What follows belongs to an exercise in optimizing a design on an open flow for small area and a short achievable clock period; a production flow would make more cautious choices. RTL that was checked went through simulation tests only; none was proved equivalent to the original. The series may have gaps, and a smaller design here may also do less where the tests do not look. Only the layout flow was run in runs 1, 2 and 4; the RTL was not checked for function there.

Run 1, metal 1:
Supply wires on this layer in gray.
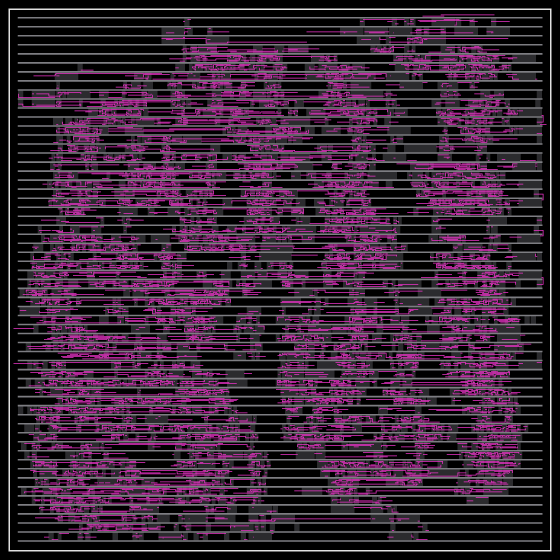
Run 1, wires after detailed routing:
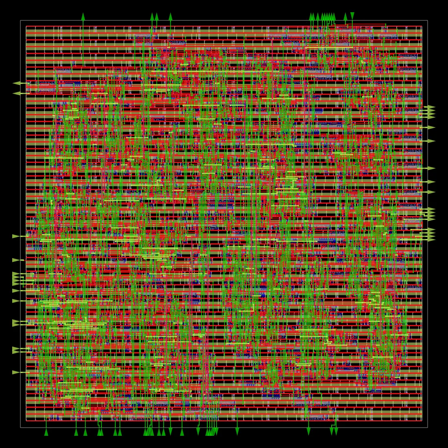
Run 1, pin placement:
Pins as bars across the die edge, other pins in gray.
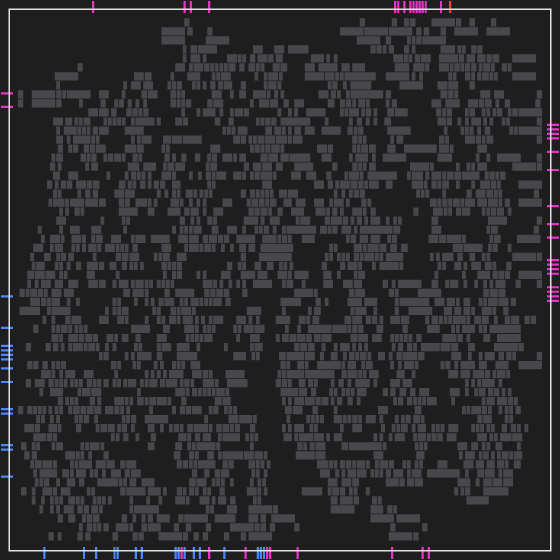
## flow/design.v in outline (module list and top-level ports)
// module IDP_encoder_42: 1476 lines
module IDP_encoder_42(
  input wire [28:0] datain,
  input wire clock,
  output reg [41:0] codeout
);
  // ...
==> flow/flow/run.sh <==
#!/bin/bash
set -euo pipefail
W=$(pwd)
rm -rf "$W/scripts_mod"
cp -r "$FLOW_HOME/scripts" "$W/scripts_mod"
cp "$W/flow/abc_area.script" "$W/scripts_mod/abc_area.script"
EXTRA=()
if [[ -f "$W/flow/make_args" ]]; then mapfile -t EXTRA < "$W/flow/make_args"; fi
bash "$W/standard.sh" SCRIPTS_DIR="$W/scripts_mod" "${EXTRA[@]}" finish > "$W/orfs_make.log" 2>&1 || { tail -50 "$W/orfs_make.log"; exit 1; }
tail -5 "$W/orfs_make.log"
==> flow/flow/abc_area.script <==
strash
dc2
dch -f
map -D 20000
topo
buffer -c
upsize -c -D 20000
dnsize -c -D 20000
==> flow/flow/make_args <==
BUFFER_PORTS_ARGS=-buffer_cell sky130_fd_sc_hd__buf_2
==> flow/standard.sh <==
#!/bin/bash
# synth_recipe.tcl (not shown) runs the flow's synth.tcl, then flattens the netlist and writes it again
# the make line also repeats each setting of config.mk as NAME=value (left out here)
make -C /OpenROAD-flow-scripts/flow DESIGN_CONFIG=/design/flow/config.mk WORK_HOME=/design/flow/orfs CLKGATE_MAP_FILE= SYNTH_SCRIPT=/design/flow/synth_recipe.tcl "${@:-finish}"
==> flow/config.mk <==
export PLATFORM = sky130hd
export DESIGN_NAME = IDP_encoder_42
export DESIGN_NICKNAME = IDP_encoder_42
export VERILOG_FILES = /design/flow/design.v
export SDC_FILE = /design/flow/constraint.sdc
export NUM_CORES = 4
export LEC_CHECK = 0
export ABC_AREA = 1
export CAP_MARGIN = 20
export CORE_MARGIN = 2
export CORE_UTILIZATION = 45
export CTS_CLUSTER_DIAMETER = 60
export CTS_CLUSTER_SIZE = 10
export SLEW_MARGIN = 20
==> flow/constraint.sdc <==
create_clock -name core_clock -period 70.0 [get_ports {clock}]
set_input_delay 14.0000 -clock core_clock [delete_from_list [all_inputs] [get_ports {clock}]]
set_output_delay 14.0000 -clock core_clock [all_outputs]
set_load 0.01 [all_outputs]
==> flow_metrics.tcl, run 1 <==
set metrics [dict create \
    ant_nets 0 \
    wl_met2_um 15900 \
    largest_reg_flops 42 \
    synth_area_leader_cell "nand2_1" \
    synthAdderAreaFrac_pct 1.32 \
    fp.dieW_um 163 \
    crit_path_frequent_cell "nand2_1" \
    seq_cell_count 42 \
    grt_setup_unrepaired "no" \
    initial_core_util_pct 45.5 \
    core-area_um2 25000 \
    syn_to_final_growth_pct 6.86 \
    seq_area_um2 841 \
    async_reset_ff_share_pct 0 \
    grt_pass1_wl_um 54000 \
    status "no timing/DRC/antenna violations" \
    use_met2_pct 44.4 \
    slew_headroom_pct 52.0 \
    multi_input_area_share_pct 74.9 \
    cts_tree "yes" \
    syn-num-nets 1854 \
    finalSetupViolCount 0 \
    cp-end-kind "register" \
    crit_fanout 12 \
    vias_per_cell 5.48 \
    dominant-cell-class "multi-input combinational cells" \
    clockBufferCount 5 \
    diodes 0 \
    grt_max_degree 16 \
    worstPathBufferInverterCount 22 \
    critical-path-slowest-cell "xor2_1" \
    fin_area_um2 12100 \
    cp.required_ps 70250 \
    inv_count 293 \
    synth_cells 1812 \
    postLayoutCoreUtil_pct 48.6 \
    clk_share_pct 1.23 \
    tightest_slew_ps 718 \
    synth_edf_count 0 \
    busiest_layer "met2" \
    gr-total-overflow 0 \
    fillCellCount 2621 \
    whs_ps 14240 \
    finalCritPeriodShare_pct 58.7 \
    path_depth 198 \
    min_period_ps 41060 \
]
## Picture notes: 'metal 1'
1812 nets have wire on it. The longest straight run is 42.8 um. The layer carries 14300 um of wire. The wires run mostly horizontal. The layer holds 44% of the routed length.
Vias: 12.1k
met1 Resource Use GR: 30.4%
WL final: 32500 um

## Picture notes: 'wires after detailed routing'
highest routing layer actually used: met4
DRT met1 WL: 14300 um
WL per Instance: 14.7 um
Total GRT Usage: 24.5%

## Picture notes: 'pin placement'
Key: datain = blue [pins 29, direction input, edge 16 south, 13 west]; codeout = magenta [pins 42, direction output, edge 17 east, 14 north, 9 south, 2 west]; clock = red [pins 1, direction input, edge north]
All pins by edge: 25 south, 17 east, 15 north, 15 west.
port bufs: 71
height of the die: 163 um

Run 1, close-up of the layout:
Window x 66 to 96, y 66 to 96 um. Cells in gray, sequential cells in the stronger gray; small squares are vias.
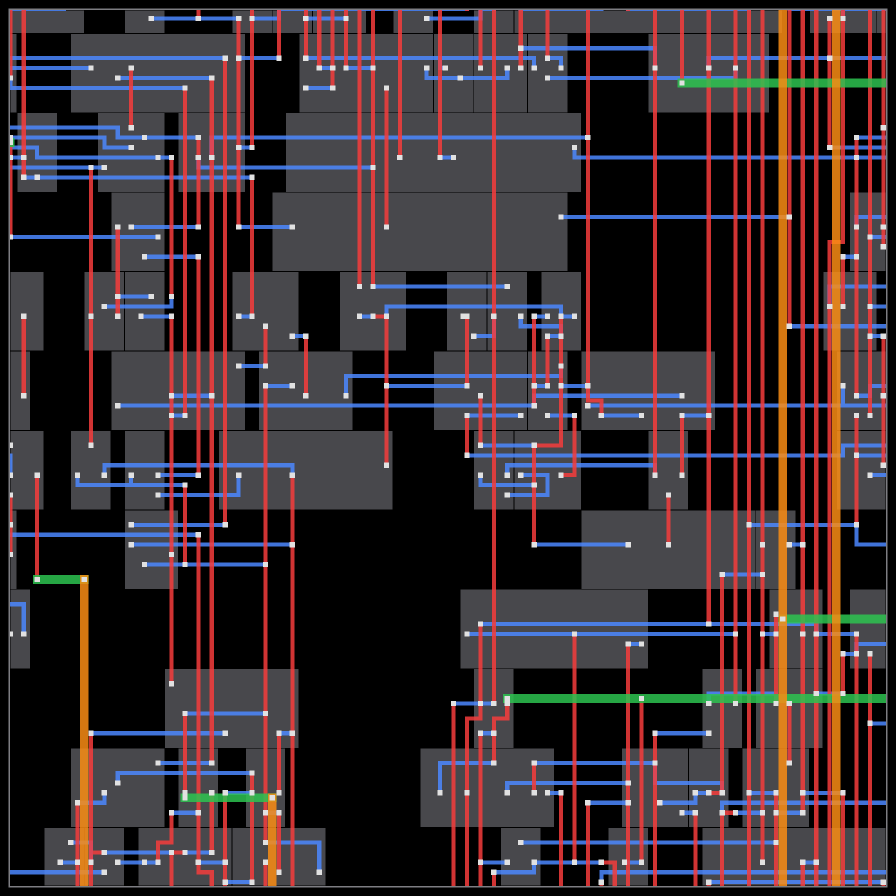

--- run 2 (diff from run 1) ---
==> flow/flow/abc_area.script (replaced) <==
strash
dc2
dch -f
map -D 24000
topo
buffer -c
upsize -c -D 24000
dnsize -c -D 24000
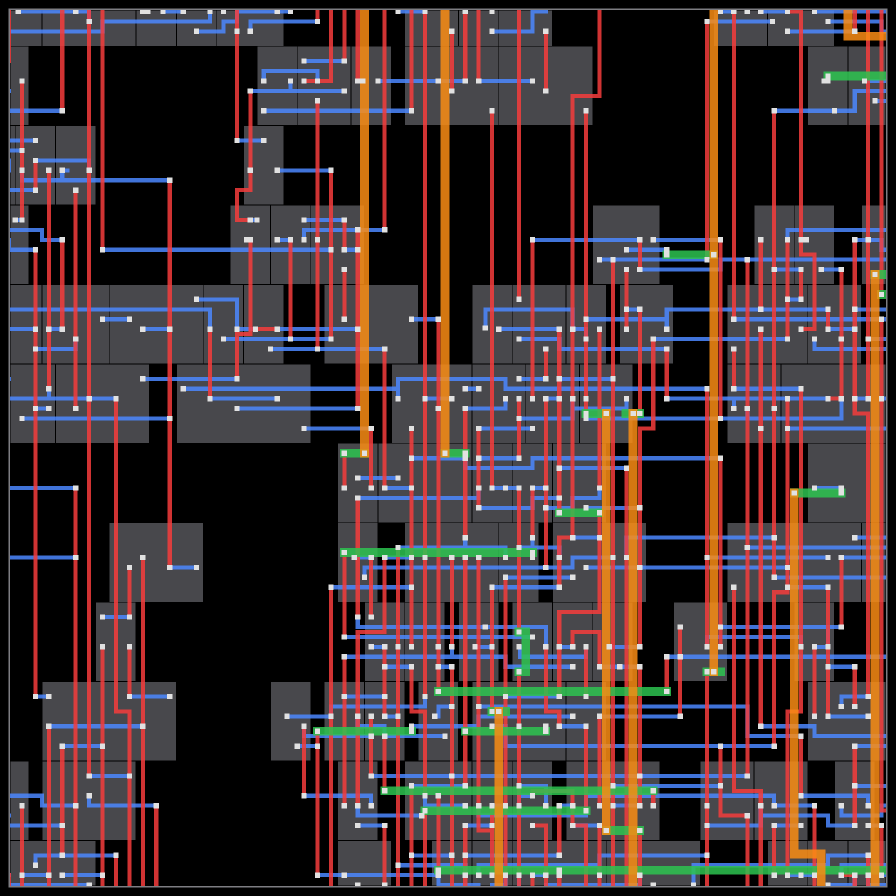
Run 2: close-up of the layout
Window x 61 to 91, y 61 to 91 um. Cells in gray, sequential cells in the stronger gray; small squares are vias.
Key: M1 = blue; M3 = green; M2 = red; M4 = orange
Most frequent: nor2_1 (16), nand2_1 (13), inv_1 (12). Sequential cells in the window: 0. 81 logic cells have their middle in the window.

==> run 2 against run 1 <==
  * Still clean
  * Die area fell by 12%
  * Routed wire length fell by 2.1%
  * Sequential cell count did not move
  * Worst hold slack got worse by 51 ps
==> flow_metrics.tcl, run 2 <==
set metrics [dict create \
    status "no timing/DRC/antenna violations" \
    synth_area_leader_cell "xor2_1" \
    dominant-cell-class "multi-input combinational cells" \
    multi_input_area_share_pct 72.4 \
    crit_fanout 12 \
    worstPathBufferInverterCount 32 \
    synthAdderAreaFrac_pct 1.51 \
    largest_reg_flops 42 \
    port_buffers 71 \
    tightest_slew_ps 907 \
    fillCellCount 2391 \
    cts_tree "yes" \
    inv_count 332 \
    wl_met2_um 15600 \
    initial_core_util_pct 45.8 \
    die-height_um 153 \
    fin_area_um2 10800 \
    clk_share_pct 1.62 \
    syn_to_final_growth_pct 7.98 \
    grt_pass1_wl_um 52500 \
    grt_max_degree 16 \
    path_depth 195 \
    gr-total-overflow 0 \
    synth_cells 1833 \
    slew_headroom_pct 39.3 \
    postLayoutCoreUtil_pct 49.4 \
    syn-num-nets 1875 \
    synth_edf_count 0 \
    vias_per_cell 5.60 \
    whs_ps 14190 \
    finalCritPeriodShare_pct 64.9 \
    top_layer "met4" \
]
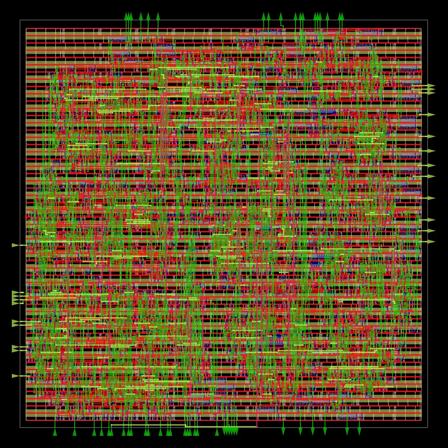
Run 2: wires after detailed routing
Vias: 12.2k
DRT met1 WL: 13500 um
WL final: 31800 um
Total GRT Usage: 26.3%

Run 2, clock network drawn from the DEF:
Bar = 50 um.
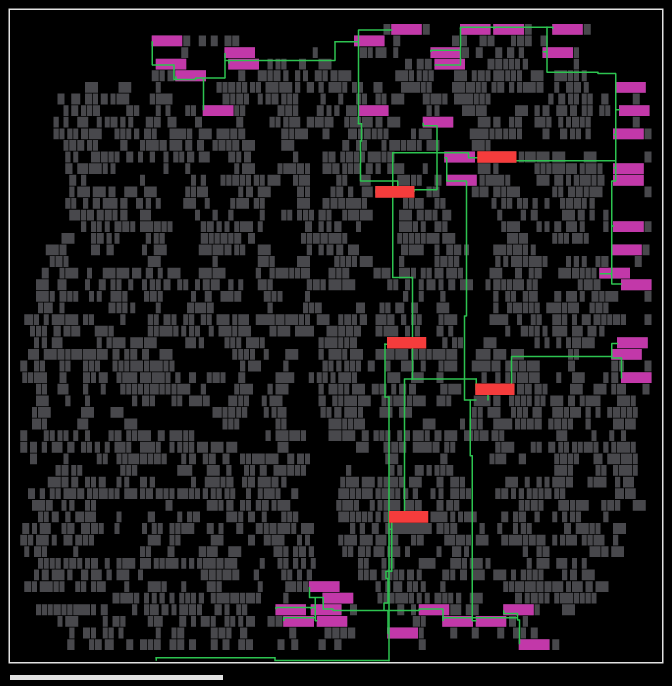

--- run 3 (diff from run 2) ---
--- a/flow/design.v
+++ b/flow/design.v
@@ -1472,5 +1472,4 @@
   wire w1__v1467 = w4__v1454 ^ (w1__s1466);
   wire w1__c1468 = w1__r1463 | w1__r1465;
-  wire [41:0] code_w = {t_c267, t_c266, t_c265, t_c264, w37__c434, w37__c433, w37__c432, w34__c589, w34__c588, w34__c587, w31__c733, w31__c732, w31__c731, w28__c865, w28__c864, w28__c863, w25__c983, w25__c982, w25__c981, w22__c1089, w22__c1088, w22__c1087, w19__c1185, w19__c1184, w19__c1183, w16__c1268, w16__c1267, w16__c1266, w13__c1333, w13__c1332, w13__c1331, w10__c1386, w10__c1385, w10__c1384, w7__c1428, w7__c1427, w7__c1426, w4__c1458, w4__c1457, w4__c1456, w1__c1468, w1__v1467};
-  always @(posedge clock) codeout <= code_w;
+  always @(posedge clock) codeout <= {t_c267, t_c266, t_c265, t_c264, w37__c434, w37__c433, w37__c432, w34__c589, w34__c588, w34__c587, w31__c733, w31__c732, w31__c731, w28__c865, w28__c864, w28__c863, w25__c983, w25__c982, w25__c981, w22__c1089, w22__c1088, w22__c1087, w19__c1185, w19__c1184, w19__c1183, w16__c1268, w16__c1267, w16__c1266, w13__c1333, w13__c1332, w13__c1331, w10__c1386, w10__c1385, w10__c1384, w7__c1428, w7__c1427, w7__c1426, w4__c1458, w4__c1457, w4__c1456, w1__c1468, w1__v1467};
 endmodule
==> flow/flow/abc_area.script (replaced) <==
strash
dc2
dch -f
map -D 24000
strash
dch -f
map -D 24000
topo
buffer -c
upsize -c -D 24000
dnsize -c -D 24000
==> flow/flow/make_args (replaced) <==
BUFFER_PORTS_ARGS=-buffer_cell sky130_fd_sc_hd__buf_1
--- a/flow/config.mk
+++ b/flow/config.mk
@@ -10,5 +10,7 @@
 export CORE_MARGIN = 2
 export CORE_UTILIZATION = 45
-export CTS_CLUSTER_DIAMETER = 60
-export CTS_CLUSTER_SIZE = 10
+export CTS_BUF_LIST = sky130_fd_sc_hd__clkbuf_8
+export CTS_CLUSTER_DIAMETER = 150
+export CTS_CLUSTER_SIZE = 40
+export PLACE_DENSITY = 0.75
 export SLEW_MARGIN = 20
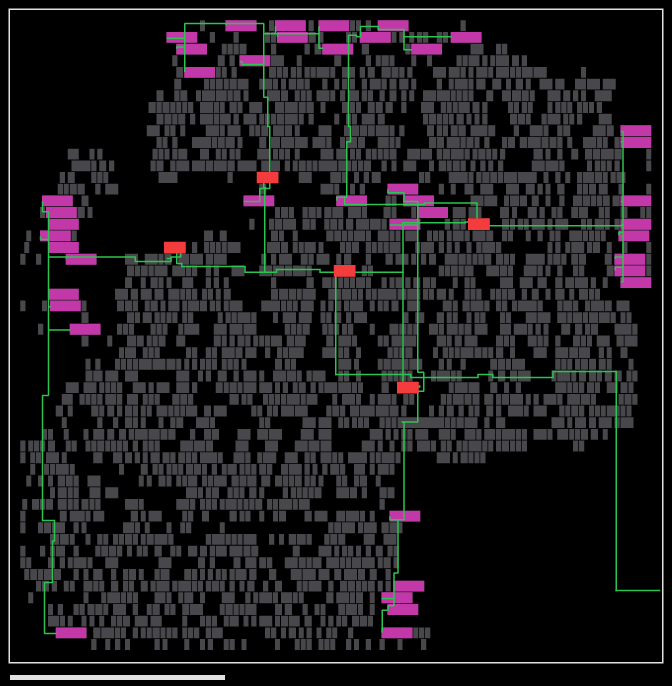
Run 3: clock network drawn from the DEF
Bar = 50 um.
Key: clock-net drivers = red [count 5]; clock wires = green [length 902 um]; flip-flops = magenta [count 42]
There are 6 routed clock nets. Position of the flops: spread over the die.

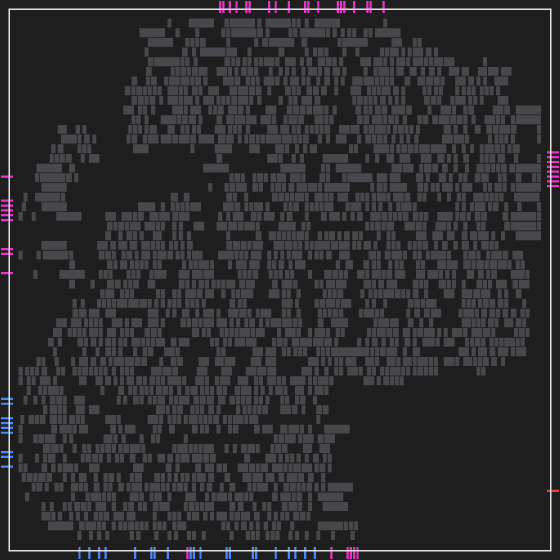
Run 3: pin placement
Pins as bars across the die edge, other pins in gray.
Key: clock = red [pins 1, direction input, edge east]; datain = blue [pins 29, direction input, edge 20 south, 9 west]; codeout = magenta [pins 42, direction output, edge 19 north, 9 west, 8 east, 6 south]
All pins by edge: 26 south, 19 north, 18 west, 9 east.
DIE WIDTH: 152 um
height of the die: 152 um

==> run 3 against run 2 <==
  * First-iteration DRC count increased by 1.2%
  * Worst hold slack gained 130 ps
  * Synthesized cell count unchanged
  * Die area is 1.1% lower
  * Worst setup slack improved by 1000 ps
  * Synthesized area fell by 1.2%
  * Cell count increased by 0.41%
  * Sequential cell count is the same
  * Cell area fell by 1.8%
  * Utilization down 0.59 points
==> flow_metrics.tcl, run 3 <==
set metrics [dict create \
    synthAdderAreaFrac_pct 1.53 \
    min_period_ps 44460 \
    worstPathBufferInverterCount 33 \
    port_buffers 71 \
    synth_cells 1833 \
    async_reset_ff_share_pct 0 \
    seq_area_um2 841 \
    initial_core_util_pct 45.5 \
    grt_pass1_wl_um 50700 \
    path_depth 202 \
    cp.required_ps 70260 \
    diodes 0 \
    largest_reg_flops 42 \
    whs_ps 14320 \
    fillCellCount 2341 \
    clockBufferCount 5 \
    syn-num-nets 1875 \
    clk_share_pct 1.03 \
    inv_count 348 \
    ant_nets 0 \
    seq_cell_count 42 \
    critical-path-slowest-cell "nor2_1" \
    crit_fanout 12 \
    crit_path_frequent_cell "nand2_1" \
    grt_setup_unrepaired "no" \
    top_layer "met4" \
    cp-end-kind "register" \
    cts_tree "yes" \
    vias 12372 \
    finalSetupViolCount 0 \
    drt-total-wl_um 30400 \
    core-area_um2 21600 \
    synth_edf_count 0 \
    status "no timing/DRC/antenna violations" \
    gr-total-overflow 0 \
    vias_per_cell 5.66 \
]
Run 3, close-up of the layout:
Window x 61 to 91, y 61 to 91 um. Cells in gray, sequential cells in the stronger gray; small squares are vias.
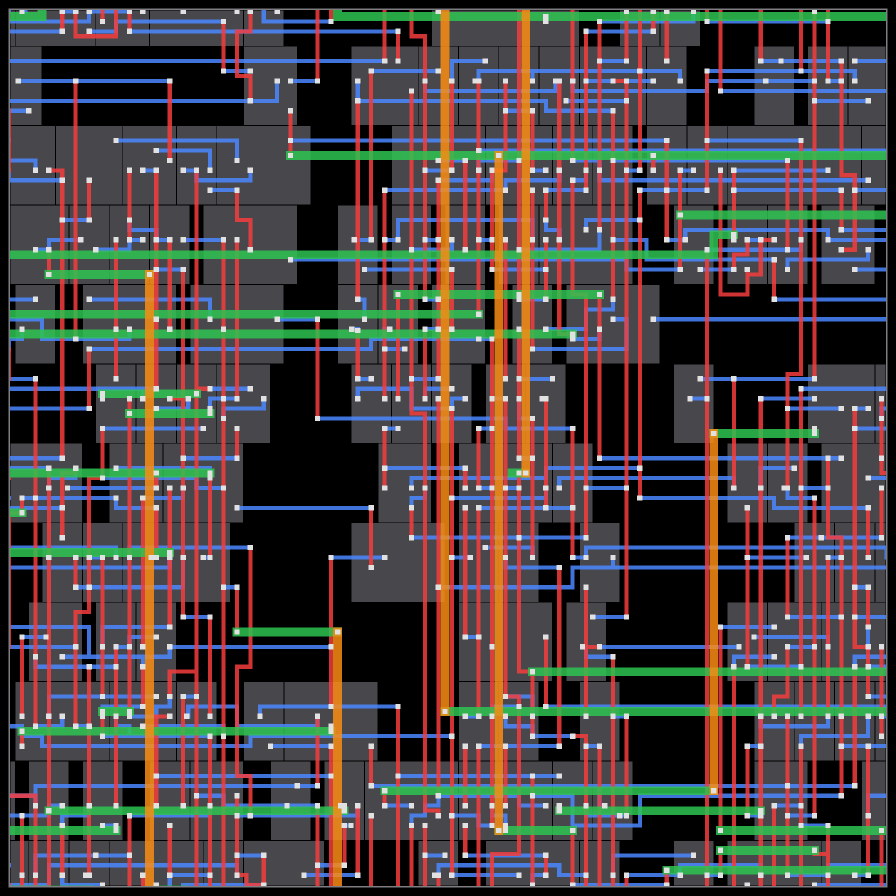

--- run 4 (diff from run 3) ---
--- a/flow/design.v
+++ b/flow/design.v
@@ -2,5 +2,5 @@
   input wire [28:0] datain,
   input wire clock,
-  output reg [41:0] codeout
+  output wire [41:0] codeout
 );
   wire t_a63245986_b1 = ~datain[1];
@@ -987,107 +987,113 @@
   wire w25__c982 = w25__r956 | w25__r957 | w25__r958;
   wire w25__c983 = w25__r957 | w25__r958 | w25__r959;
-  wire w22__a10946_b984 = ~w25__v965;
-  wire w22__a10946_b985 = (~w25__v966 & w22__a10946_b984);
-  wire w22__a10946_b986 = (~w25__v967 & w22__a10946_b985);
-  wire w22__a10946_b987 = (~w25__v968 & w22__a10946_b986);
-  wire w22__a10946_b988 = (~w25__v969 & w22__a10946_b987);
-  wire w22__a10946_b989 = (~w25__v970 | w22__a10946_b988);
-  wire w22__a10946_b990 = (~w25__v971 | w22__a10946_b989);
-  wire w22__a10946_b991 = (~w25__v972 & w22__a10946_b990);
-  wire w22__a10946_b992 = (~w25__v973 | w22__a10946_b991);
-  wire w22__a10946_b993 = (~w25__v974 & w22__a10946_b992);
-  wire w22__a10946_b994 = (~w25__v975 | w22__a10946_b993);
-  wire w22__a10946_b995 = (~w25__v976 & w22__a10946_b994);
-  wire w22__a10946_b996 = (~w25__v977 | w22__a10946_b995);
-  wire w22__a10946_b997 = (~w25__v978 & w22__a10946_b996);
-  wire w22__a10946_b998 = (~w25__v979 & w22__a10946_b997);
-  wire w22__a10946_b999 = (~w25__v980 & w22__a10946_b998);
-  wire w22__a28657_b1000 = ~w25__v964;
-  wire w22__a28657_b1001 = (~w25__v965 & w22__a28657_b1000);
-  wire w22__a28657_b1002 = (~w25__v966 & w22__a28657_b1001);
-  wire w22__a28657_b1003 = (~w25__v967 & w22__a28657_b1002);
-  wire w22__a28657_b1004 = (~w25__v968 | w22__a28657_b1003);
-  wire w22__a28657_b1005 = (~w25__v969 | w22__a28657_b1004);
-  wire w22__a28657_b1006 = (~w25__v970 | w22__a28657_b1005);
-  wire w22__a28657_b1007 = (~w25__v971 | w22__a28657_b1006);
-  wire w22__a28657_b1008 = (~w25__v972 | w22__a28657_b1007);
-  wire w22__a28657_b1009 = (~w25__v973 | w22__a28657_b1008);
-  wire w22__a28657_b1010 = (~w25__v974 | w22__a28657_b1009);
-  wire w22__a28657_b1011 = (~w25__v975 | w22__a28657_b1010);
-  wire w22__a28657_b1012 = (~w25__v976 & w22__a28657_b1011);
-  wire w22__a28657_b1013 = (~w25__v977 | w22__a28657_b1012);
-  wire w22__a28657_b1014 = (~w25__v978 | w22__a28657_b1013);
-  wire w22__a28657_b1015 = (~w25__v979 & w22__a28657_b1014);
-  wire w22__a28657_b1016 = (~w25__v980 & w22__a28657_b1015);
-  wire w22__a46368_b1017 = ~w25__v969;
-  wire w22__a46368_b1018 = (~w25__v970 & w22__a46368_b1017);
-  wire w22__a46368_b1019 = (~w25__v971 & w22__a46368_b1018);
-  wire w22__a46368_b1020 = (~w25__v972 | w22__a46368_b1019);
-  wire w22__a46368_b1021 = (~w25__v973 & w22__a46368_b1020);
-  wire w22__a46368_b1022 = (~w25__v974 | w22__a46368_b1021);
-  wire w22__a46368_b1023 = (~w25__v975 & w22__a46368_b1022);
-  wire w22__a46368_b1024 = (~w25__v976 | w22__a46368_b1023);
-  wire w22__a46368_b1025 = (~w25__v977 | w22__a46368_b1024);
-  wire w22__a46368_b1026 = (~w25__v978 & w22__a46368_b1025);
-  wire w22__a46368_b1027 = (~w25__v979 | w22__a46368_b1026);
-  wire w22__a46368_b1028 = (~w25__v980 & w22__a46368_b1027);
-  wire w22__a57314_b1029 = ~w25__v965;
-  wire w22__a57314_b1030 = (~w25__v966 & w22__a57314_b1029);
-  wire w22__a57314_b1031 = (~w25__v967 & w22__a57314_b1030);
-  wire w22__a57314_b1032 = (~w25__v968 & w22__a57314_b1031);
-  wire w22__a57314_b1033 = (~w25__v969 | w22__a57314_b1032);
-  wire w22__a57314_b1034 = (~w25__v970 | w22__a57314_b1033);
-  wire w22__a57314_b1035 = (~w25__v971 | w22__a57314_b1034);
-  wire w22__a57314_b1036 = (~w25__v972 | w22__a57314_b1035);
-  wire w22__a57314_b1037 = (~w25__v973 | w22__a57314_b1036);
-  wire w22__a57314_b1038 = (~w25__v974 | w22__a57314_b1037);
-  wire w22__a57314_b1039 = (~w25__v975 | w22__a57314_b1038);
-  wire w22__a57314_b1040 = (~w25__v976 | w22__a57314_b1039);
-  wire w22__a57314_b1041 = (~w25__v977 & w22__a57314_b1040);
-  wire w22__a57314_b1042 = (~w25__v978 | w22__a57314_b1041);
-  wire w22__a57314_b1043 = (~w25__v979 | w22__a57314_b1042);
-  wire w22__a57314_b1044 = (~w25__v980 & w22__a57314_b1043);
-  wire w22__t17711_b1045 = ~w25__v964;
-  wire w22__t17711_b1046 = (~w25__v965 | w22__t17711_b1045);
-  wire w22__t17711_b1047 = (~w25__v966 | w22__t17711_b1046);
-  wire w22__t17711_b1048 = (~w25__v967 | w22__t17711_b1047);
-  wire w22__t17711_b1049 = (~w25__v968 & w22__t17711_b1048);
-  wire w22__t17711_b1050 = (~w25__v969 | w22__t17711_b1049);
-  wire w22__t17711_b1051 = (~w25__v970 & w22__t17711_b1050);
-  wire w22__t17711_b1052 = (~w25__v971 & w22__t17711_b1051);
-  wire w22__t17711_b1053 = (~w25__v972 | w22__t17711_b1052);
-  wire w22__t17711_b1054 = (~w25__v973 & w22__t17711_b1053);
-  wire w22__t17711_b1055 = (~w25__v974 | w22__t17711_b1054);
-  wire w22__t17711_b1056 = (~w25__v975 & w22__t17711_b1055);
-  wire w22__t17711_b1057 = (~w25__v976 & w22__t17711_b1056);
-  wire w22__t17711_b1058 = (~w25__v977 & w22__t17711_b1057);
-  wire w22__t17711_b1059 = (~w25__v978 | w22__t17711_b1058);
-  wire w22__t17711_b1060 = (~w25__v979 & w22__t17711_b1059);
-  wire w22__t17711_b1061 = (~w25__v980 & w22__t17711_b1060);
+  reg [16:0] cut_v;
+  reg [18:0] cut_c;
+  always @(posedge clock) begin
+    cut_v <= {w25__v980, w25__v979, w25__v978, w25__v977, w25__v976, w25__v975, w25__v974, w25__v973, w25__v972, w25__v971, w25__v970, w25__v969, w25__v968, w25__v967, w25__v966, w25__v965, w25__v964};
+    cut_c <= {t_c267, t_c266, t_c265, t_c264, w37__c434, w37__c433, w37__c432, w34__c589, w34__c588, w34__c587, w31__c733, w31__c732, w31__c731, w28__c865, w28__c864, w28__c863, w25__c983, w25__c982, w25__c981};
+  end
+  wire w22__a10946_b984 = ~cut_v[1];
+  wire w22__a10946_b985 = (~cut_v[2] & w22__a10946_b984);
+  wire w22__a10946_b986 = (~cut_v[3] & w22__a10946_b985);
+  wire w22__a10946_b987 = (~cut_v[4] & w22__a10946_b986);
+  wire w22__a10946_b988 = (~cut_v[5] & w22__a10946_b987);
+  wire w22__a10946_b989 = (~cut_v[6] | w22__a10946_b988);
+  wire w22__a10946_b990 = (~cut_v[7] | w22__a10946_b989);
+  wire w22__a10946_b991 = (~cut_v[8] & w22__a10946_b990);
+  wire w22__a10946_b992 = (~cut_v[9] | w22__a10946_b991);
+  wire w22__a10946_b993 = (~cut_v[10] & w22__a10946_b992);
+  wire w22__a10946_b994 = (~cut_v[11] | w22__a10946_b993);
+  wire w22__a10946_b995 = (~cut_v[12] & w22__a10946_b994);
+  wire w22__a10946_b996 = (~cut_v[13] | w22__a10946_b995);
+  wire w22__a10946_b997 = (~cut_v[14] & w22__a10946_b996);
+  wire w22__a10946_b998 = (~cut_v[15] & w22__a10946_b997);
+  wire w22__a10946_b999 = (~cut_v[16] & w22__a10946_b998);
+  wire w22__a28657_b1000 = ~cut_v[0];
+  wire w22__a28657_b1001 = (~cut_v[1] & w22__a28657_b1000);
+  wire w22__a28657_b1002 = (~cut_v[2] & w22__a28657_b1001);
+  wire w22__a28657_b1003 = (~cut_v[3] & w22__a28657_b1002);
+  wire w22__a28657_b1004 = (~cut_v[4] | w22__a28657_b1003);
+  wire w22__a28657_b1005 = (~cut_v[5] | w22__a28657_b1004);
+  wire w22__a28657_b1006 = (~cut_v[6] | w22__a28657_b1005);
+  wire w22__a28657_b1007 = (~cut_v[7] | w22__a28657_b1006);
+  wire w22__a28657_b1008 = (~cut_v[8] | w22__a28657_b1007);
+  wire w22__a28657_b1009 = (~cut_v[9] | w22__a28657_b1008);
+  wire w22__a28657_b1010 = (~cut_v[10] | w22__a28657_b1009);
+  wire w22__a28657_b1011 = (~cut_v[11] | w22__a28657_b1010);
+  wire w22__a28657_b1012 = (~cut_v[12] & w22__a28657_b1011);
+  wire w22__a28657_b1013 = (~cut_v[13] | w22__a28657_b1012);
+  wire w22__a28657_b1014 = (~cut_v[14] | w22__a28657_b1013);
+  wire w22__a28657_b1015 = (~cut_v[15] & w22__a28657_b1014);
+  wire w22__a28657_b1016 = (~cut_v[16] & w22__a28657_b1015);
+  wire w22__a46368_b1017 = ~cut_v[5];
+  wire w22__a46368_b1018 = (~cut_v[6] & w22__a46368_b1017);
+  wire w22__a46368_b1019 = (~cut_v[7] & w22__a46368_b1018);
+  wire w22__a46368_b1020 = (~cut_v[8] | w22__a46368_b1019);
+  wire w22__a46368_b1021 = (~cut_v[9] & w22__a46368_b1020);
+  wire w22__a46368_b1022 = (~cut_v[10] | w22__a46368_b1021);
+  wire w22__a46368_b1023 = (~cut_v[11] & w22__a46368_b1022);
+  wire w22__a46368_b1024 = (~cut_v[12] | w22__a46368_b1023);
+  wire w22__a46368_b1025 = (~cut_v[13] | w22__a46368_b1024);
+  wire w22__a46368_b1026 = (~cut_v[14] & w22__a46368_b1025);
+  wire w22__a46368_b1027 = (~cut_v[15] | w22__a46368_b1026);
+  wire w22__a46368_b1028 = (~cut_v[16] & w22__a46368_b1027);
+  wire w22__a57314_b1029 = ~cut_v[1];
+  wire w22__a57314_b1030 = (~cut_v[2] & w22__a57314_b1029);
+  wire w22__a57314_b1031 = (~cut_v[3] & w22__a57314_b1030);
+  wire w22__a57314_b1032 = (~cut_v[4] & w22__a57314_b1031);
+  wire w22__a57314_b1033 = (~cut_v[5] | w22__a57314_b1032);
+  wire w22__a57314_b1034 = (~cut_v[6] | w22__a57314_b1033);
+  wire w22__a57314_b1035 = (~cut_v[7] | w22__a57314_b1034);
+  wire w22__a57314_b1036 = (~cut_v[8] | w22__a57314_b1035);
+  wire w22__a57314_b1037 = (~cut_v[9] | w22__a57314_b1036);
+  wire w22__a57314_b1038 = (~cut_v[10] | w22__a57314_b1037);
+  wire w22__a57314_b1039 = (~cut_v[11] | w22__a57314_b1038);
+  wire w22__a57314_b1040 = (~cut_v[12] | w22__a57314_b1039);
+  wire w22__a57314_b1041 = (~cut_v[13] & w22__a57314_b1040);
+  wire w22__a57314_b1042 = (~cut_v[14] | w22__a57314_b1041);
+  wire w22__a57314_b1043 = (~cut_v[15] | w22__a57314_b1042);
+  wire w22__a57314_b1044 = (~cut_v[16] & w22__a57314_b1043);
+  wire w22__t17711_b1045 = ~cut_v[0];
+  wire w22__t17711_b1046 = (~cut_v[1] | w22__t17711_b1045);
+  wire w22__t17711_b1047 = (~cut_v[2] | w22__t17711_b1046);
+  wire w22__t17711_b1048 = (~cut_v[3] | w22__t17711_b1047);
+  wire w22__t17711_b1049 = (~cut_v[4] & w22__t17711_b1048);
+  wire w22__t17711_b1050 = (~cut_v[5] | w22__t17711_b1049);
+  wire w22__t17711_b1051 = (~cut_v[6] & w22__t17711_b1050);
+  wire w22__t17711_b1052 = (~cut_v[7] & w22__t17711_b1051);
+  wire w22__t17711_b1053 = (~cut_v[8] | w22__t17711_b1052);
+  wire w22__t17711_b1054 = (~cut_v[9] & w22__t17711_b1053);
+  wire w22__t17711_b1055 = (~cut_v[10] | w22__t17711_b1054);
+  wire w22__t17711_b1056 = (~cut_v[11] & w22__t17711_b1055);
+  wire w22__t17711_b1057 = (~cut_v[12] & w22__t17711_b1056);
+  wire w22__t17711_b1058 = (~cut_v[13] & w22__t17711_b1057);
+  wire w22__t17711_b1059 = (~cut_v[14] | w22__t17711_b1058);
+  wire w22__t17711_b1060 = (~cut_v[15] & w22__t17711_b1059);
+  wire w22__t17711_b1061 = (~cut_v[16] & w22__t17711_b1060);
   wire w22__r1062 = w22__t17711_b1061;
   wire w22__r1063 = ~w22__t17711_b1061 & w22__a28657_b1016;
-  wire w22__r1064 = ~w25__c981 & ~w22__a28657_b1016 & w22__a46368_b1028;
+  wire w22__r1064 = ~cut_c[0] & ~w22__a28657_b1016 & w22__a46368_b1028;
   wire w22__r1065 = ~w22__a46368_b1028 & w22__a57314_b1044;
   wire w22__r1066 = ~w22__a57314_b1044;
-  wire w22__r1067 = w25__c981 & ~w22__a28657_b1016 & w22__a46368_b1028;
+  wire w22__r1067 = cut_c[0] & ~w22__a28657_b1016 & w22__a46368_b1028;
   wire w22__s1068 = w22__r1063;
   wire w22__s1069 = w22__r1064 | w22__r1067;
   wire w22__s1070 = w22__r1065;
   wire w22__s1071 = w22__r1066;
-  wire w22__v1072 = w25__v964 ^ (w22__s1069);
-  wire w22__v1073 = w25__v965 ^ (w22__s1068 | (w22__s1069 & w22__a28657_b1000) | w22__s1071);
-  wire w22__v1074 = w25__v966 ^ ((w22__s1068 & w22__a10946_b984) | (w22__s1069 & w22__a28657_b1001) | (w22__s1071 & w22__a57314_b1029));
-  wire w22__v1075 = w25__v967 ^ ((w22__s1068 & w22__a10946_b985) | (w22__s1069 & w22__a28657_b1002) | (w22__s1071 & w22__a57314_b1030));
-  wire w22__v1076 = w25__v968 ^ ((w22__s1068 & w22__a10946_b986) | (w22__s1069 & ~w22__a28657_b1003) | (w22__s1071 & w22__a57314_b1031));
-  wire w22__v1077 = w25__v969 ^ ((w22__s1068 & w22__a10946_b987) | (w22__s1069 & ~w22__a28657_b1004) | w22__s1070 | (w22__s1071 & ~w22__a57314_b1032));
-  wire w22__v1078 = w25__v970 ^ ((w22__s1068 & ~w22__a10946_b988) | (w22__s1069 & ~w22__a28657_b1005) | (w22__s1070 & w22__a46368_b1017) | (w22__s1071 & ~w22__a57314_b1033));
-  wire w22__v1079 = w25__v971 ^ ((w22__s1068 & ~w22__a10946_b989) | (w22__s1069 & ~w22__a28657_b1006) | (w22__s1070 & w22__a46368_b1018) | (w22__s1071 & ~w22__a57314_b1034));
-  wire w22__v1080 = w25__v972 ^ ((w22__s1068 & w22__a10946_b990) | (w22__s1069 & ~w22__a28657_b1007) | (w22__s1070 & ~w22__a46368_b1019) | (w22__s1071 & ~w22__a57314_b1035));
-  wire w22__v1081 = w25__v973 ^ ((w22__s1068 & ~w22__a10946_b991) | (w22__s1069 & ~w22__a28657_b1008) | (w22__s1070 & w22__a46368_b1020) | (w22__s1071 & ~w22__a57314_b1036));
-  wire w22__v1082 = w25__v974 ^ ((w22__s1068 & w22__a10946_b992) | (w22__s1069 & ~w22__a28657_b1009) | (w22__s1070 & ~w22__a46368_b1021) | (w22__s1071 & ~w22__a57314_b1037));
-  wire w22__v1083 = w25__v975 ^ ((w22__s1068 & ~w22__a10946_b993) | (w22__s1069 & ~w22__a28657_b1010) | (w22__s1070 & w22__a46368_b1022) | (w22__s1071 & ~w22__a57314_b1038));
-  wire w22__v1084 = w25__v976 ^ ((w22__s1068 & w22__a10946_b994) | (w22__s1069 & w22__a28657_b1011) | (w22__s1070 & ~w22__a46368_b1023) | (w22__s1071 & ~w22__a57314_b1039));
-  wire w22__v1085 = w25__v977 ^ ((w22__s1068 & ~w22__a10946_b995) | (w22__s1069 & ~w22__a28657_b1012) | (w22__s1070 & ~w22__a46368_b1024) | (w22__s1071 & w22__a57314_b1040));
-  wire w22__v1086 = w25__v978 ^ ((w22__s1068 & w22__a10946_b996) | (w22__s1069 & ~w22__a28657_b1013) | (w22__s1070 & w22__a46368_b1025) | (w22__s1071 & ~w22__a57314_b1041));
+  wire w22__v1072 = cut_v[0] ^ (w22__s1069);
+  wire w22__v1073 = cut_v[1] ^ (w22__s1068 | (w22__s1069 & w22__a28657_b1000) | w22__s1071);
+  wire w22__v1074 = cut_v[2] ^ ((w22__s1068 & w22__a10946_b984) | (w22__s1069 & w22__a28657_b1001) | (w22__s1071 & w22__a57314_b1029));
+  wire w22__v1075 = cut_v[3] ^ ((w22__s1068 & w22__a10946_b985) | (w22__s1069 & w22__a28657_b1002) | (w22__s1071 & w22__a57314_b1030));
+  wire w22__v1076 = cut_v[4] ^ ((w22__s1068 & w22__a10946_b986) | (w22__s1069 & ~w22__a28657_b1003) | (w22__s1071 & w22__a57314_b1031));
+  wire w22__v1077 = cut_v[5] ^ ((w22__s1068 & w22__a10946_b987) | (w22__s1069 & ~w22__a28657_b1004) | w22__s1070 | (w22__s1071 & ~w22__a57314_b1032));
+  wire w22__v1078 = cut_v[6] ^ ((w22__s1068 & ~w22__a10946_b988) | (w22__s1069 & ~w22__a28657_b1005) | (w22__s1070 & w22__a46368_b1017) | (w22__s1071 & ~w22__a57314_b1033));
+  wire w22__v1079 = cut_v[7] ^ ((w22__s1068 & ~w22__a10946_b989) | (w22__s1069 & ~w22__a28657_b1006) | (w22__s1070 & w22__a46368_b1018) | (w22__s1071 & ~w22__a57314_b1034));
+  wire w22__v1080 = cut_v[8] ^ ((w22__s1068 & w22__a10946_b990) | (w22__s1069 & ~w22__a28657_b1007) | (w22__s1070 & ~w22__a46368_b1019) | (w22__s1071 & ~w22__a57314_b1035));
+  wire w22__v1081 = cut_v[9] ^ ((w22__s1068 & ~w22__a10946_b991) | (w22__s1069 & ~w22__a28657_b1008) | (w22__s1070 & w22__a46368_b1020) | (w22__s1071 & ~w22__a57314_b1036));
+  wire w22__v1082 = cut_v[10] ^ ((w22__s1068 & w22__a10946_b992) | (w22__s1069 & ~w22__a28657_b1009) | (w22__s1070 & ~w22__a46368_b1021) | (w22__s1071 & ~w22__a57314_b1037));
+  wire w22__v1083 = cut_v[11] ^ ((w22__s1068 & ~w22__a10946_b993) | (w22__s1069 & ~w22__a28657_b1010) | (w22__s1070 & w22__a46368_b1022) | (w22__s1071 & ~w22__a57314_b1038));
+  wire w22__v1084 = cut_v[12] ^ ((w22__s1068 & w22__a10946_b994) | (w22__s1069 & w22__a28657_b1011) | (w22__s1070 & ~w22__a46368_b1023) | (w22__s1071 & ~w22__a57314_b1039));
+  wire w22__v1085 = cut_v[13] ^ ((w22__s1068 & ~w22__a10946_b995) | (w22__s1069 & ~w22__a28657_b1012) | (w22__s1070 & ~w22__a46368_b1024) | (w22__s1071 & w22__a57314_b1040));
+  wire w22__v1086 = cut_v[14] ^ ((w22__s1068 & w22__a10946_b996) | (w22__s1069 & ~w22__a28657_b1013) | (w22__s1070 & w22__a46368_b1025) | (w22__s1071 & ~w22__a57314_b1041));
   wire w22__c1087 = w22__r1063 | w22__r1064 | w22__r1066;
   wire w22__c1088 = w22__r1064 | w22__r1065 | w22__r1066;
@@ -1472,4 +1478,4 @@
   wire w1__v1467 = w4__v1454 ^ (w1__s1466);
   wire w1__c1468 = w1__r1463 | w1__r1465;
-  always @(posedge clock) codeout <= {t_c267, t_c266, t_c265, t_c264, w37__c434, w37__c433, w37__c432, w34__c589, w34__c588, w34__c587, w31__c733, w31__c732, w31__c731, w28__c865, w28__c864, w28__c863, w25__c983, w25__c982, w25__c981, w22__c1089, w22__c1088, w22__c1087, w19__c1185, w19__c1184, w19__c1183, w16__c1268, w16__c1267, w16__c1266, w13__c1333, w13__c1332, w13__c1331, w10__c1386, w10__c1385, w10__c1384, w7__c1428, w7__c1427, w7__c1426, w4__c1458, w4__c1457, w4__c1456, w1__c1468, w1__v1467};
+  assign codeout = {cut_c[18], cut_c[17], cut_c[16], cut_c[15], cut_c[14], cut_c[13], cut_c[12], cut_c[11], cut_c[10], cut_c[9], cut_c[8], cut_c[7], cut_c[6], cut_c[5], cut_c[4], cut_c[3], cut_c[2], cut_c[1], cut_c[0], w22__c1089, w22__c1088, w22__c1087, w19__c1185, w19__c1184, w19__c1183, w16__c1268, w16__c1267, w16__c1266, w13__c1333, w13__c1332, w13__c1331, w10__c1386, w10__c1385, w10__c1384, w7__c1428, w7__c1427, w7__c1426, w4__c1458, w4__c1457, w4__c1456, w1__c1468, w1__v1467};
 endmodule
==> flow/flow/abc_area.script (replaced) <==
strash
dc2
dch -f
map -D 12000
strash
dch -f
map -D 12000
topo
buffer -c
upsize -c -D 12000
dnsize -c -D 12000
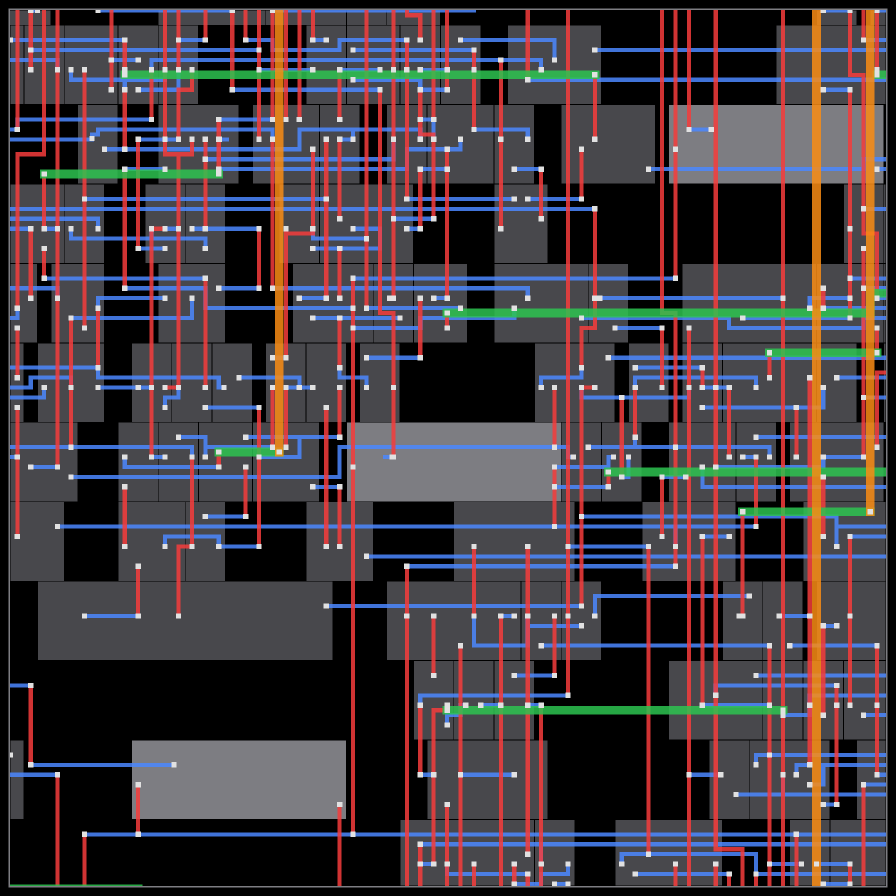
Run 4: close-up of the layout
Window x 63 to 93, y 63 to 93 um. Cells in gray, sequential cells in the stronger gray; small squares are vias.
Key: M2 = red; M3 = green; M4 = orange; M1 = blue
Most frequent: nand2_1 (18), inv_1 (11), nor2_1 (11). Sequential cells in the window: 3. 88 logic cells have their middle in the window.

==> run 4 against run 3 <==
  * Count of clock-buffer cells in the layout up 1
  * Critical path depth decreased by 87
  * Cell area is 2.9% higher
  * Global-route usage shrank 0.24 points
  * Cell count is 1.7% lower
  * Critical path type unchanged
  * Critical endpoint is now cut_v[15]
==> flow_metrics.tcl, run 4 <==
set metrics [dict create \
    fillCellCount 2370 \
    syn-num-nets 1859 \
    largest_reg_flops 19 \
    crit_fanout 14 \
    slew_headroom_pct 50.2 \
    synthAdderAreaFrac_pct 1.45 \
    finalSetupViolCount 0 \
    finalCritPeriodShare_pct 42.7 \
    syn_to_final_growth_pct 4.63 \
    dominant-cell-class "multi-input combinational cells" \
    multi_input_area_share_pct 75.5 \
    clockBufferCount 6 \
    port_buffers 71 \
    diodes 1 \
    cts_tree "yes" \
    tightest_slew_ps 728 \
    ant_nets 0 \
    path_depth 115 \
    gr-total-overflow 0 \
    cp-end-kind "register" \
    cp.required_ps 70200 \
    top_layer "met4" \
    status "no timing/DRC/antenna violations" \
    grtUsageMet1_pct 31.9 \
    vias_per_cell 5.71 \
    synth_edf_count 0 \
    worstPathBufferInverterCount 16 \
    core-area_um2 22600 \
    track_usage_pct 25.0 \
    busiest_layer "met2" \
    grt_pass1_wl_um 51100 \
    clk_share_pct 0.852 \
    synth_area_leader_cell "nand2_1" \
    seq_cell_count 36 \
    die-height_um 156 \
    fin_area_um2 10900 \
    synth_cells 1817 \
    drt-total-wl_um 31600 \
    postLayoutCoreUtil_pct 48.0 \
]
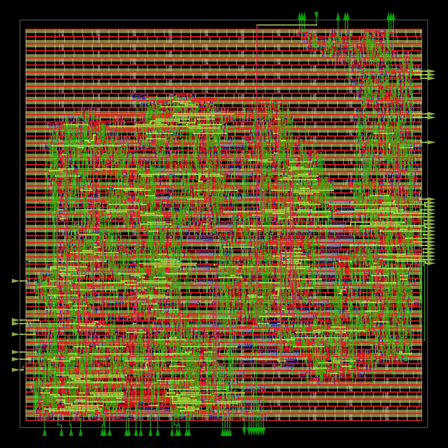
Run 4: wires after detailed routing
Vias: 12.3k
metal2 WL: 14700 um
WL per Instance: 14.7 um


==> screenshots <==
Metal 1.
Supply wires on this layer in gray.
Plate I
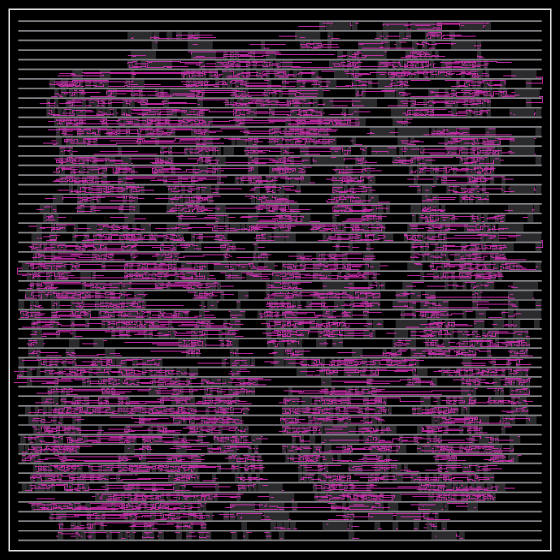
Plate II
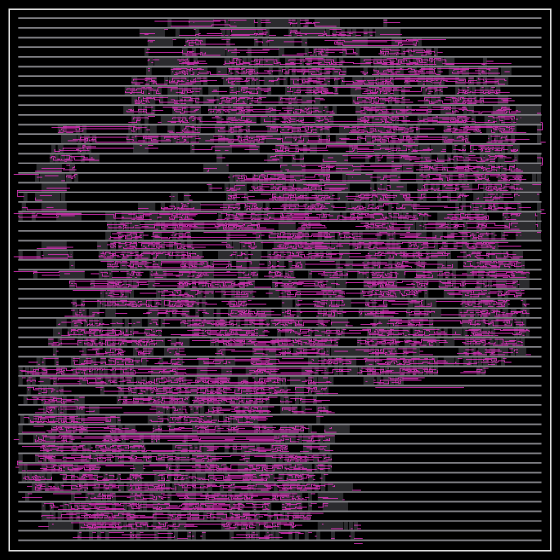
Plate III
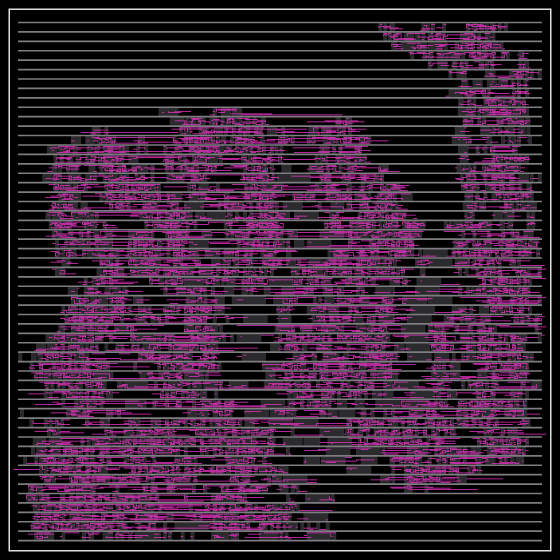
| from | picture |
|---|---|
| run 2 | Plate I |
| run 3 | Plate II |
| run 4 | Plate III |

Key to Plate II:
The wires run mostly horizontal. The layer carries 13400 um of wire.

==> what the ideal ports hide <==
In the flow no input, the clock included, has a driving cell. The finished layouts below were timed again as built, in two steps.
Step 1 (the two cells are an assumption about what drives the block):
set clk [get_ports {clock}]
set_driving_cell -lib_cell sky130_fd_sc_hd__clkbuf_16 $clk
set_driving_cell -lib_cell sky130_fd_sc_hd__buf_2 [delete_from_list [all_inputs] $clk]
Step 2 times the ports against the registers' clock, not the clock port: input delays grow and output delays shrink by t, the midpoint of the rising clock arrivals with the driver on.
Slacks: ideal / step 1 / step 2; pairs: ideal / step 1.
run	t (ns)	setup slack, ns	worst setup path after step 2
run 1	0.348	28.936 / 28.959 / 28.610	input to register
run 2	0.344	24.538 / 24.564 / 24.220	input to register
run 3	0.374	25.538 / 25.563 / 25.188	input to register
run 4	0.337	40.129 / 40.151 / 39.814	input to register
After both steps every run listed still meets setup and hold. The setup slack of run 3, which loses most, moves by +0.025 ns with the drivers and by -0.350 ns with both steps.
